This design comes from an exercise in tuning for small area, a short achievable clock period and few clock cycles on the open sky130 flow, not from production work.
Function was checked by simulation only, so behaviour that the tests miss may differ from the original.
No activity file was given, so power comes from the tool's default toggle rates.

## flow/config.mk

```make
export PLATFORM = sky130hd
export DESIGN_NAME = processor
export DESIGN_NICKNAME = processor
export VERILOG_FILES = /design/flow/design.v
export SDC_FILE = /design/flow/constraint.sdc
export NUM_CORES = 4
export LEC_CHECK = 0
export CAP_MARGIN = 20
export CORE_MARGIN = 2
export CORE_UTILIZATION = 40
export PLACE_DENSITY = 0.6
export SLEW_MARGIN = 20
```

## flow/constraint.sdc

```tcl
create_clock -name core_clock -period 9.0 [get_ports {clk}]
set_input_delay 1.8000 -clock core_clock [delete_from_list [all_inputs] [get_ports {clk}]]
set_output_delay 1.8000 -clock core_clock [all_outputs]
set_load 0.01 [all_outputs]
```

## flow/design.v

```verilog
module multiplier
  (
   input                     clk,
   input                     rst,
   input                     en,
   input [BITS-1:0]          data_a,
   input [BITS-1:0]          data_b,
   output reg [(BITS*2)-1:0] result,
   output                    done
   );
   parameter BITS = 16;
   localparam STATE_IDLE     = 0;
   localparam STATE_MULTIPLY = 1;
   reg                    state;
   reg [$clog2(BITS)-1:0] mul_counter;
   reg [BITS-1:0]         data_a_reg;
   reg [(BITS*2)-1:0]     data_b_reg;
   assign done = (STATE_IDLE == state) && !en;
   always @ (posedge clk) begin
      case (state)
         STATE_IDLE: begin
            if (en) begin
               mul_counter <= 0;
               data_a_reg <= data_a;
               data_b_reg <= { {BITS{1'b0}}, data_b };
               result <= 0;
               state <= STATE_MULTIPLY;
            end
         end
         STATE_MULTIPLY: begin
            if (mul_counter == BITS - 1) begin
               state <= STATE_IDLE;
            end else begin
               mul_counter <= mul_counter + 1;
            end
            data_a_reg <= data_a_reg >> 1;
            data_b_reg <= data_b_reg << 1;
            if (data_a_reg[0]) begin
               result <= result + data_b_reg;
            end
         end
      endcase
      if (rst) begin
         state <= STATE_IDLE;
      end
   end
endmodule
module divider
  (
   input                 clk,
   input                 rst,
   input                 en,
   input [BITS-1:0]      dividend,
   input [BITS-1:0]      divisor,
   output reg [BITS-1:0] quotient,
   output [BITS-1:0]     remainder,
   output                done
   );
   parameter BITS = 16;
   localparam STATE_IDLE   = 0;
   localparam STATE_DIVIDE = 1;
   reg                    state;
   reg [$clog2(BITS)-1:0] div_counter;
   reg [(BITS-1)*2:0]     dividend_reg;
   reg [(BITS-1)*2:0]     divisor_reg;
   assign done = (STATE_IDLE == state) && !en;
   assign remainder = dividend_reg[BITS-1:0];
   always @ (posedge clk) begin
      case (state)
        STATE_IDLE: begin
           if (en) begin
              div_counter <= 0;
              dividend_reg <= { {BITS-1{1'b0}}, dividend };
              divisor_reg <= { divisor, {BITS-1{1'b0}} };
              quotient <= 0;
              state <= STATE_DIVIDE;
           end
        end
        STATE_DIVIDE: begin
           if (div_counter == BITS - 1) begin
              state <= STATE_IDLE;
           end else begin
              div_counter <= div_counter + 1;
           end
           divisor_reg <= divisor_reg >> 1;
           if (dividend_reg < divisor_reg) begin
              quotient <= quotient << 1;
           end else begin
              quotient <= (quotient << 1) | 1'b1;
              dividend_reg <= dividend_reg - divisor_reg;
           end
        end
      endcase
      if (rst) begin
         state <= STATE_IDLE;
      end
   end
endmodule
module processor
  (
   input                        clk,
   input                        rst,
   input                        boot_done,
   output reg [11:0]            status_digits,
   output reg                   halted,
   output reg [16-1:0]  instr_ptr,
   input                        instr_valid,
   input [32-1:0]      cur_instr,
   output reg                   cache_wr_en,
   output reg [16-1:0]  cache_wr_addr,
   output reg [16-1:0]  cache_wr_data,
   input                        cache_wr_done,
   output reg                   cache_rd_en,
   output reg [16-1:0]  cache_rd_addr,
   input [16-1:0]       cache_rd_data,
   input                        cache_rd_done,
   input                        pixel_wr_done,
   output reg                   pixel_en,
   output reg [7:0]             pixel_rgb,
   output reg [7:0]             pixel_x,
   output reg [7:0]             pixel_y,
   input [16-1:0]       rnd,
   output reg                   ms_time_rst,
   input [16-1:0]       ms_time,
   input [142-1:0] buf_inputs
   );
   reg [16-1:0]  registers [16-1:0];
   reg                   overflow_flag;
   reg                   carry_flag;
   reg                   zero_flag;
   reg                   sign_flag;
   wire [7:0]            opcode = cur_instr[31:24];
   wire [7:0]            arg1 = cur_instr[23:16];
   wire [7:0]            arg2 = cur_instr[15:8];
   wire [3:0]            reg1 = arg1[3:0];
   wire [3:0]            reg2 = arg2[3:0];
   wire [16-1:0] dest = registers[reg1];
   wire [16-1:0] src  = registers[reg2];
   wire [15:0]           argA = cur_instr[23:8];
   wire [15:0]           argB = cur_instr[15:0];
   wire signed [16-1:0] signed_dest = dest;
   reg [3:0]             load_reg;
   reg                       multiply_en;
   reg [16-1:0]      multiply_data_a;
   reg [16-1:0]      multiply_data_b;
   wire [(16*2)-1:0] multiply_result;
   wire                      multiply_done;
   multiplier #(.BITS(16)) multiplier_
     (
      .clk(clk),
      .rst(rst),
      .en(multiply_en),
      .data_a(multiply_data_a),
      .data_b(multiply_data_b),
      .result(multiply_result),
      .done(multiply_done)
      );
   reg                   divide_en;
   reg [16-1:0]  dividend;
   reg [16-1:0]  divisor;
   wire [16-1:0] quotient;
   wire [16-1:0] remainder;
   wire                  divide_done;
   divider #(.BITS(16)) divider_
     (
      .clk(clk),
      .rst(rst),
      .en(divide_en),
      .dividend(dividend),
      .divisor(divisor),
      .quotient(quotient),
      .remainder(remainder),
      .done(divide_done)
      );
   localparam [3:0] STATE_PRE_BOOT   = 0;
   localparam [3:0] STATE_HALT       = 1;
   localparam [3:0] STATE_EXECUTING  = 2;
   localparam [3:0] STATE_WR_WAIT    = 3;
   localparam [3:0] STATE_PIXEL_WAIT = 4;
   localparam [3:0] STATE_RD_WAIT    = 5;
   localparam [3:0] STATE_RET_WAIT   = 6;
   localparam [3:0] STATE_MULTIPLY   = 7;
   localparam [3:0] STATE_DIVIDE     = 8;
   reg [3:0]            state;
   always @ (posedge clk) begin
      cache_wr_en <= 0;
      cache_rd_en <= 0;
      pixel_en <= 0;
      multiply_en <= 0;
      divide_en <= 0;
      ms_time_rst <= 0;
      case (state)
        STATE_PRE_BOOT: begin
           if (boot_done) begin
              state <= STATE_EXECUTING;
           end
        end
        STATE_HALT: begin
           halted <= 1;
        end
        STATE_EXECUTING: begin
           halted <= 0;
           if (instr_valid) begin
              execute();
           end
        end
        STATE_WR_WAIT: begin
           if (cache_wr_done) begin
              state <= STATE_EXECUTING;
           end
        end
        STATE_PIXEL_WAIT: begin
           if (pixel_wr_done) begin
              state <= STATE_EXECUTING;
           end
        end
        STATE_RD_WAIT: begin
           if (cache_rd_done) begin
              registers[load_reg] <= cache_rd_data;
              state <= STATE_EXECUTING;
           end
        end
        STATE_RET_WAIT: begin
           if (cache_rd_done) begin
              instr_ptr <= cache_rd_data + 32 / 8;
              state <= STATE_EXECUTING;
           end
        end
        STATE_MULTIPLY: begin
           if (multiply_done) begin
              registers[load_reg] <= multiply_result[16-1:0];
              state <= STATE_EXECUTING;
           end
        end
        STATE_DIVIDE: begin
           if (divide_done) begin
              registers[load_reg] <= quotient;
              state <= STATE_EXECUTING;
           end
        end
      endcase
      if (rst) begin
         state <= STATE_PRE_BOOT;
         status_digits <= 0;
         halted <= 0;
         instr_ptr <= 0;
         cache_wr_en <= 0;
         cache_rd_en <= 0;
         pixel_en <= 0;
         pixel_rgb <= 0;
         ms_time_rst <= 0;
         multiply_en <= 0;
         divide_en <= 0;
         overflow_flag <= 0;
         carry_flag <= 0;
         zero_flag <= 0;
         sign_flag <= 0;
      end
   end
   task execute;
      reg [16:0] result;
      begin
         result = 0;
         instr_ptr <= instr_ptr + 32 / 8;
         case (opcode)
           8'h00: begin
           end
           8'h01: begin
              registers[reg1] <= buf_inputs[src];
           end
           8'h02: begin
              if (cache_wr_done) begin
                 push(instr_ptr);
                 instr_ptr <= argA;
              end else begin
                 instr_ptr <= instr_ptr;
              end
           end
           8'h03: begin
              if (cache_rd_done) begin
                 pop();
                 registers[4'b0] <= registers[4'b0] - arg1 - 16 / 8;
                 state <= STATE_RET_WAIT;
              end else begin
                 instr_ptr <= instr_ptr;
              end
           end
           8'h04: begin
              if (cache_rd_done) begin
                 read(src);
              end else begin
                 instr_ptr <= instr_ptr;
              end
           end
           8'h05: begin
              if (cache_rd_done) begin
                 read(argB);
              end else begin
                 instr_ptr <= instr_ptr;
              end
           end
           8'h06: begin
              registers[reg1] <= src;
           end
           8'h07: begin
              registers[reg1] <= argB;
           end
           8'h08: begin
              if (cache_wr_done) begin
                 push(dest);
              end else begin
                 instr_ptr <= instr_ptr;
              end
           end
           8'h09: begin
              if (cache_rd_done) begin
                 pop();
              end else begin
                 instr_ptr <= instr_ptr;
              end
           end
           8'h0A: begin
              result = dest + src;
              registers[reg1] <= result[16-1:0];
           end
           8'h0B: begin
              result = dest - src;
              registers[reg1] <= result[16-1:0];
           end
           8'h0C: begin
              if (multiply_done) begin
                 multiply_en <= 1;
                 multiply_data_a <= dest;
                 multiply_data_b <= src;
                 state <= STATE_MULTIPLY;
                 load_reg <= reg1;
              end else begin
                 instr_ptr <= instr_ptr;
              end
           end
           8'h0D: begin
              if (divide_done) begin
                 divide_en <= 1;
                 dividend <= dest;
                 divisor <= src;
                 state <= STATE_DIVIDE;
                 load_reg <= reg1;
              end else begin
                 instr_ptr <= instr_ptr;
              end
           end
           8'h0E: begin
              registers[reg1] <= dest & src;
           end
           8'h0F: begin
              registers[reg1] <= dest | src;
           end
           8'h10: begin
              registers[reg1] <= dest ^ src;
           end
           8'h11: begin
              registers[reg1] <= dest << src;
           end
           8'h12: begin
              registers[reg1] <= signed_dest >>> src;
           end
           8'h13: begin
              registers[reg1] <= dest >> src;
           end
           8'h14: begin
              result = dest - src;
           end
           8'h15: begin
              result = { 1'b0, dest & src };
           end
           8'h16: begin
              pixel_rgb <= dest[7:0];
           end
           8'h17: begin
              if (pixel_wr_done) begin
                 pixel_en <= 1;
                 pixel_x <= dest[7:0];
                 pixel_y <= src[7:0];
                 state <= STATE_PIXEL_WAIT;
              end else begin
                 instr_ptr <= instr_ptr;
              end
           end
           8'h18: begin
              if (cache_wr_done) begin
                 write(dest, src);
              end else begin
                 instr_ptr <= instr_ptr;
              end
           end
           8'h19: begin
              if (cache_wr_done) begin
                 write(dest, argB);
              end else begin
                 instr_ptr <= instr_ptr;
              end
           end
           8'h1A: begin
              registers[reg1] <= ms_time;
           end
           8'h1B: begin
              ms_time_rst <= 1;
           end
           8'h1C: begin
              registers[reg1] <= rnd;
           end
           8'h30: begin
              instr_ptr <= dest;
           end
           8'h31: begin
              instr_ptr <= argA;
           end
           8'h32: begin
              if (zero_flag) begin
                 instr_ptr <= argA;
              end
           end
           8'h33: begin
              if (!zero_flag) begin
                 instr_ptr <= argA;
              end
           end
           8'h34: begin
              if (!zero_flag && sign_flag == overflow_flag) begin
                 instr_ptr <= argA;
              end
           end
           8'h35: begin
              if (sign_flag == overflow_flag) begin
                 instr_ptr <= argA;
              end
           end
           8'h36: begin
              if (!carry_flag && !zero_flag) begin
                 instr_ptr <= argA;
              end
           end
           8'h37: begin
              if (!carry_flag) begin
                 instr_ptr <= argA;
              end
           end
           8'h38: begin
              if (sign_flag != overflow_flag) begin
                 instr_ptr <= argA;
              end
           end
           8'h39: begin
              if (sign_flag != overflow_flag || zero_flag) begin
                 instr_ptr <= argA;
              end
           end
           8'h3A: begin
              if (carry_flag) begin
                 instr_ptr <= argA;
              end
           end
           8'h3B: begin
              if (carry_flag || zero_flag) begin
                 instr_ptr <= argA;
              end
           end
           8'h3C: begin
              if (overflow_flag) begin
                 instr_ptr <= argA;
              end
           end
           8'h3D: begin
              if (!overflow_flag) begin
                 instr_ptr <= argA;
              end
           end
           8'h3E: begin
              if (sign_flag) begin
                 instr_ptr <= argA;
              end
           end
           8'h3F: begin
              if (!sign_flag) begin
                 instr_ptr <= argA;
              end
           end
           default: begin
              status_digits <= 12'h700 | opcode;
              state <= STATE_HALT;
           end
         endcase
         if (8'h14 == opcode || 8'h15 == opcode ||
             8'h0A == opcode || 8'h0B == opcode) begin
            set_flags(result);
         end else begin
            clear_flags();
         end
      end
   endtask
   task write;
      input [16-1:0] data;
      input [16-1:0] addr;
      begin
         cache_wr_en <= 1;
         cache_wr_addr <= addr;
         cache_wr_data <= data;
         state <= STATE_WR_WAIT;
      end
   endtask
   task read;
      input [16-1:0] addr;
      begin
         load_reg <= reg1;
         cache_rd_en <= 1;
         cache_rd_addr <= addr;
         state <= STATE_RD_WAIT;
      end
   endtask
   task push;
      input [16-1:0] push_data;
      reg [16-1:0]   new_stack_ptr;
      begin
         new_stack_ptr = registers[4'b0] + 16 / 8;
         write(push_data, new_stack_ptr);
         registers[4'b0] <= new_stack_ptr;
      end
   endtask
   task pop;
      reg [16-1:0] stack_ptr;
      begin
         stack_ptr = registers[4'b0];
         read(stack_ptr);
         registers[4'b0] <= stack_ptr - 2;
      end
   endtask;
   task set_flags;
      input [16:0] result;
      begin
         if (8'h0A == opcode) begin
            overflow_flag <= (dest[16-1] &
                              src[16-1] &
                              ~result[16-1]) |
                             (~dest[16-1] &
                              ~src[16-1] &
                              result[16-1]);            
         end else if (8'h0B == opcode || 8'h14 == opcode) begin
            overflow_flag <= (dest[16-1] &
                              ~src[16-1] &
                              ~result[16-1]) |
                             (~dest[16-1] &
                              src[16-1] &
                              result[16-1]);
         end else begin
            overflow_flag <= 0;
         end
         carry_flag <= result[16];
         zero_flag <= (0 == result[16-1:0]);
         sign_flag <= result[16-1];
      end
   endtask
   task clear_flags;
      begin
         overflow_flag <= 0;
         carry_flag <= 0;
         zero_flag <= 0;
         sign_flag <= 0;
      end
   endtask
endmodule
```

## flow/run.sh

```bash
#!/bin/bash
# synth_recipe.tcl (not shown) runs the flow's synth.tcl, then flattens the netlist and writes it again
# the make line also repeats each setting of config.mk as NAME=value (left out here)
make -C /OpenROAD-flow-scripts/flow DESIGN_CONFIG=/design/flow/config.mk WORK_HOME=/design/flow/orfs CLKGATE_MAP_FILE= SYNTH_SCRIPT=/design/flow/synth_recipe.tcl finish
```

==> run notes <==
status no timing/DRC/antenna violations; worst r2r dst registers[5][10]; Yosys cell types 104; internal power slightly below 0.005 W; Post-synth top cells 522 x edfxtp_1, 282 x nor2_1, 268 x nand2_1; H-Tree Depth 3; largest net degree at the start of global routing 77; critical path class in -> reg; 1st-iter DRT viols 4,170; Layout Area Growth over Synthesis 19.3%; area of the mapped netlist 0.0359 mm²; max FFs per register approximately 260; commonest register cell after synthesis edfxtp_1; net load switching power approximately 0.0019 W; antenna violations before repair 11; asr flop ratio synth 0%; max cap viols 0; Final min period approximately 7.2 ns; Sw Ratio 27.3%; startpoint of the most critical setup path cur_instr[16]; CTS tree yes; type of origin of the critical path input port; placed cell area 0.0406 mm²; hold slack between 0.4 and 0.5 ns; Die Area 0.0921 mm²; Post-synth EDFFs 522; period utilisation layout between 80% and 90%; vias per cell 6.39; number of global-route vias before repair roughly 29,000; Worst setup EP type flip-flop; Syn Nets 3,636; post-synthesis register bit count 572; Worst EP required 9.20 ns; CTS max path bufs 3; global route overflow 0; Routed WL per cell 30.7 µm; Worst Max-Slew Pin Slew 1.13 ns; Clock Tree Root clkbuf_16; register area share after synthesis 46.5%; r2r setup slk 3.08 ns; Power Total around 0.0068 W; clock latency (worst-skew pair) ~0.63 ns; top post-synthesis cells by area edfxtp_1 44%, mux4_2 8.5%, ha_1 4.1%; largest fanout on the critical path 34; Placer Congestion approximately 1.1; sequential power share 43.4%; R2R Path Start registers[0][1]; chip height between 300 and 400 µm; final wirelength 148 mm; Final #Nets 3,954; clk slew on worst S/H paths 0.06 ns; final setup vio count 0; Hold Fails Final Rpt 0; Die Wd 303 µm; CTS buffer count 66; drt drc 0; Pwr Density between 150 and 200 mW/mm²; Synth top area share roughly 44%
Testbench counts, summed over its fixed seeds: cycles 757,722.
[power groups by stage]
stage	Sequential, W	Combinational, W	Clock [W]
2_1_floorplan	0.00299	0.000643	0
6_report	0.00295	0.00116	0.00268
3_5_place_dp	0.00300	0.00112	0
3_3_place_gp	0.00300	0.00113	0
5_1_grt	0.00295	0.00121	0.00281
4_1_cts	0.00295	0.00112	0.00272
[through the flow]
stage / worst slack (ns) / cells
5_1_grt: 1.63 / 4814
3_3_place_gp: 1.10 / 4698
2_1_floorplan: 2.24 / 3285
4_1_cts: 1.71 / 4811
3_5_place_dp: 1.08 / 4699
6_report: 1.79 / 4817
[cell families after synthesis]
family / after synthesis / synth area share (%)
buffers and inverters: 342 / 4.16
xor gates and xnor gates: 118 / 2.88
adders and majority gates: 122 / 4.36
AOI/OAI and AO/OA: 891 / 16.7
DFF: 572 / 46.5
muxes: 279 / 12.8
other: 1 / 0.0105
and+or+nand+nor: 960 / 12.7
[placed cells by master, fill, tap and decap left out, types with 31 or more instances in the layout]
master             n
nand2_1          268
a22oi_1           78
ha_1             117
a21oi_1          218
nand2b_1          34
mux4_2           136
nor3_1            77
nand3_1           78
o22ai_1           32
a211oi_1          33
o211ai_1          31
buf_4            126
clkdlybuf4s50_1  325
dfxtp_1           48
nor2_1           280
xnor2_1           65
clkbuf_16         71
xor2_1            53
o21ai_0          171
inv_1            124
edfxtp_1         522
mux2i_1           71
and2_1            45
mux2_2            71
a21o_1            32
[how the worst min path moves through the flow]
| stage | startpoint | end | cells after the start |
|---|---|---|---|
| final | status_digits[8] | status_digits[8] | 2 |
| after global routing | pixel_rgb[6] | pixel_rgb[6] | 2 |
| after CTS | status_digits[8] | status_digits[8] | 2 |
| after detailed placement | status_digits[8] | status_digits[8] | 2 |
| after global placement | status_digits[8] | status_digits[8] | 2 |
| after floorplan | status_digits[8] | status_digits[8] | 2 |
[critical path, stage by stage]
cell,delay (ns)
buf_4,0.50
mux4_2,0.59
a22o_1,0.25
a221oi_2,0.54
inv_1,0.39
fa_1,0.56
a211o_1,0.33
a211oi_1,0.22
o21bai_1,0.14
a41oi_1,0.38
nor2b_1,0.21
xor2_1,0.24
a21oi_1,0.10
o32ai_1,0.56
nand2_1,0.50
[final cells by class]
class,instances,area [µm²]
Timing Repair Buffer,456,4230
Inverter,136,512
Fill cell,8175,45900
Tap cell,1165,1460
Multi-Input combinational cell,2371,17800
Antenna cell,5,12.5
Clock buffer,85,1850
Clock inverter,27,270
Sequential cell,572,16700
[routing by layer]
layer | vias up | GRT usage (%) | share of wire, %
met4 | 8 | 15.7 | 5.8
met2 | 1876 | 46.8 | 44
li1 | 13300 | - | -
met5 | - | 0 | 0.036
met3 | 396 | 7.35 | 10
met1 | 15200 | 42.9 | 40
**Layout detail**

Region (139, 139) to (164, 164) µm. Cells in grey, sequential cells in the stronger grey; small squares are vias.
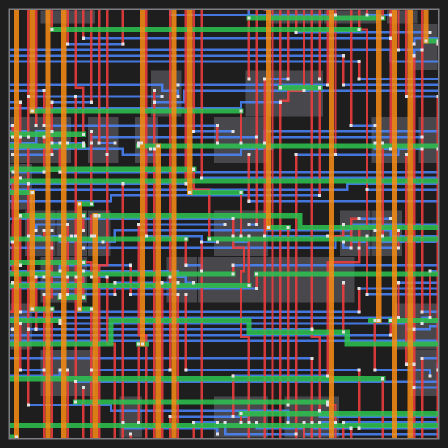
M3 -> green
M2 -> red
M4 -> orange
M1 -> blue
cells with their middle in the window = 26
most frequent = o21ai_0 (7), a21oi_1 (3)
sequential cells in the window = 0

**Nets reached from selected ports**

Scale: 1.5 px per µm.
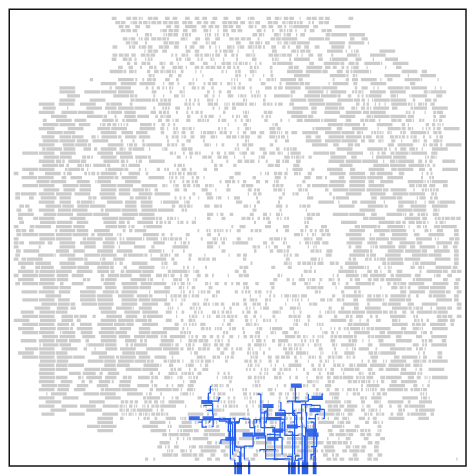
`instr_ptr` -> blue  # bits 16, direction output, end cells 16, buffers 16, wire 1,040 µm
Port Buffers: 332
top-level port count: 334

**Cell density map**

Scale: 1 px per µm. 30 x 30 tiles, from dark purple (low) to yellow (high), 0 to 100% covered.
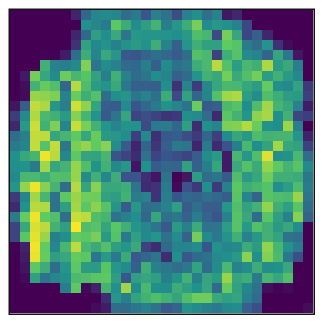
densest ninth of the die = west
mean over tiles = 45%
tiles over 75% full = 11%
nearly empty tiles = 12%
fullest tile = 100%
Std-Cell Core Area: 0.0886 mm²
Initial Utilization: 40.5%
Final Util: 48.3%

[port drivers added, routing unchanged]
In the flow no input, the clock included, has a driving cell. The finished layout below was timed again as built, in two steps.
Step 1 (the two cells are an assumption about what drives the block):
set clk [get_ports {clk}]
set_driving_cell -lib_cell sky130_fd_sc_hd__clkbuf_16 $clk
set_driving_cell -lib_cell sky130_fd_sc_hd__buf_2 [delete_from_list [all_inputs] $clk]
Step 2 adds t to the input delays and takes it off the output delays; t is the mean of the earliest and latest rising clock arrival at the registers after step 1. Input paths then give back, and output paths get back, about the clock's delay inside the block.
Slacks: ideal ports / drivers / drivers and shift; pairs: ideal ports / drivers.
shift t [ns]: 0.688
slack for setup (ns): 1.788 / 1.832 / 1.144
slew at the worst register clock pin (ns): 0.07 / 0.07
After both steps this run still meets setup and hold. The setup slack of this run moves by +0.044 ns with the drivers and by -0.644 ns with both steps.
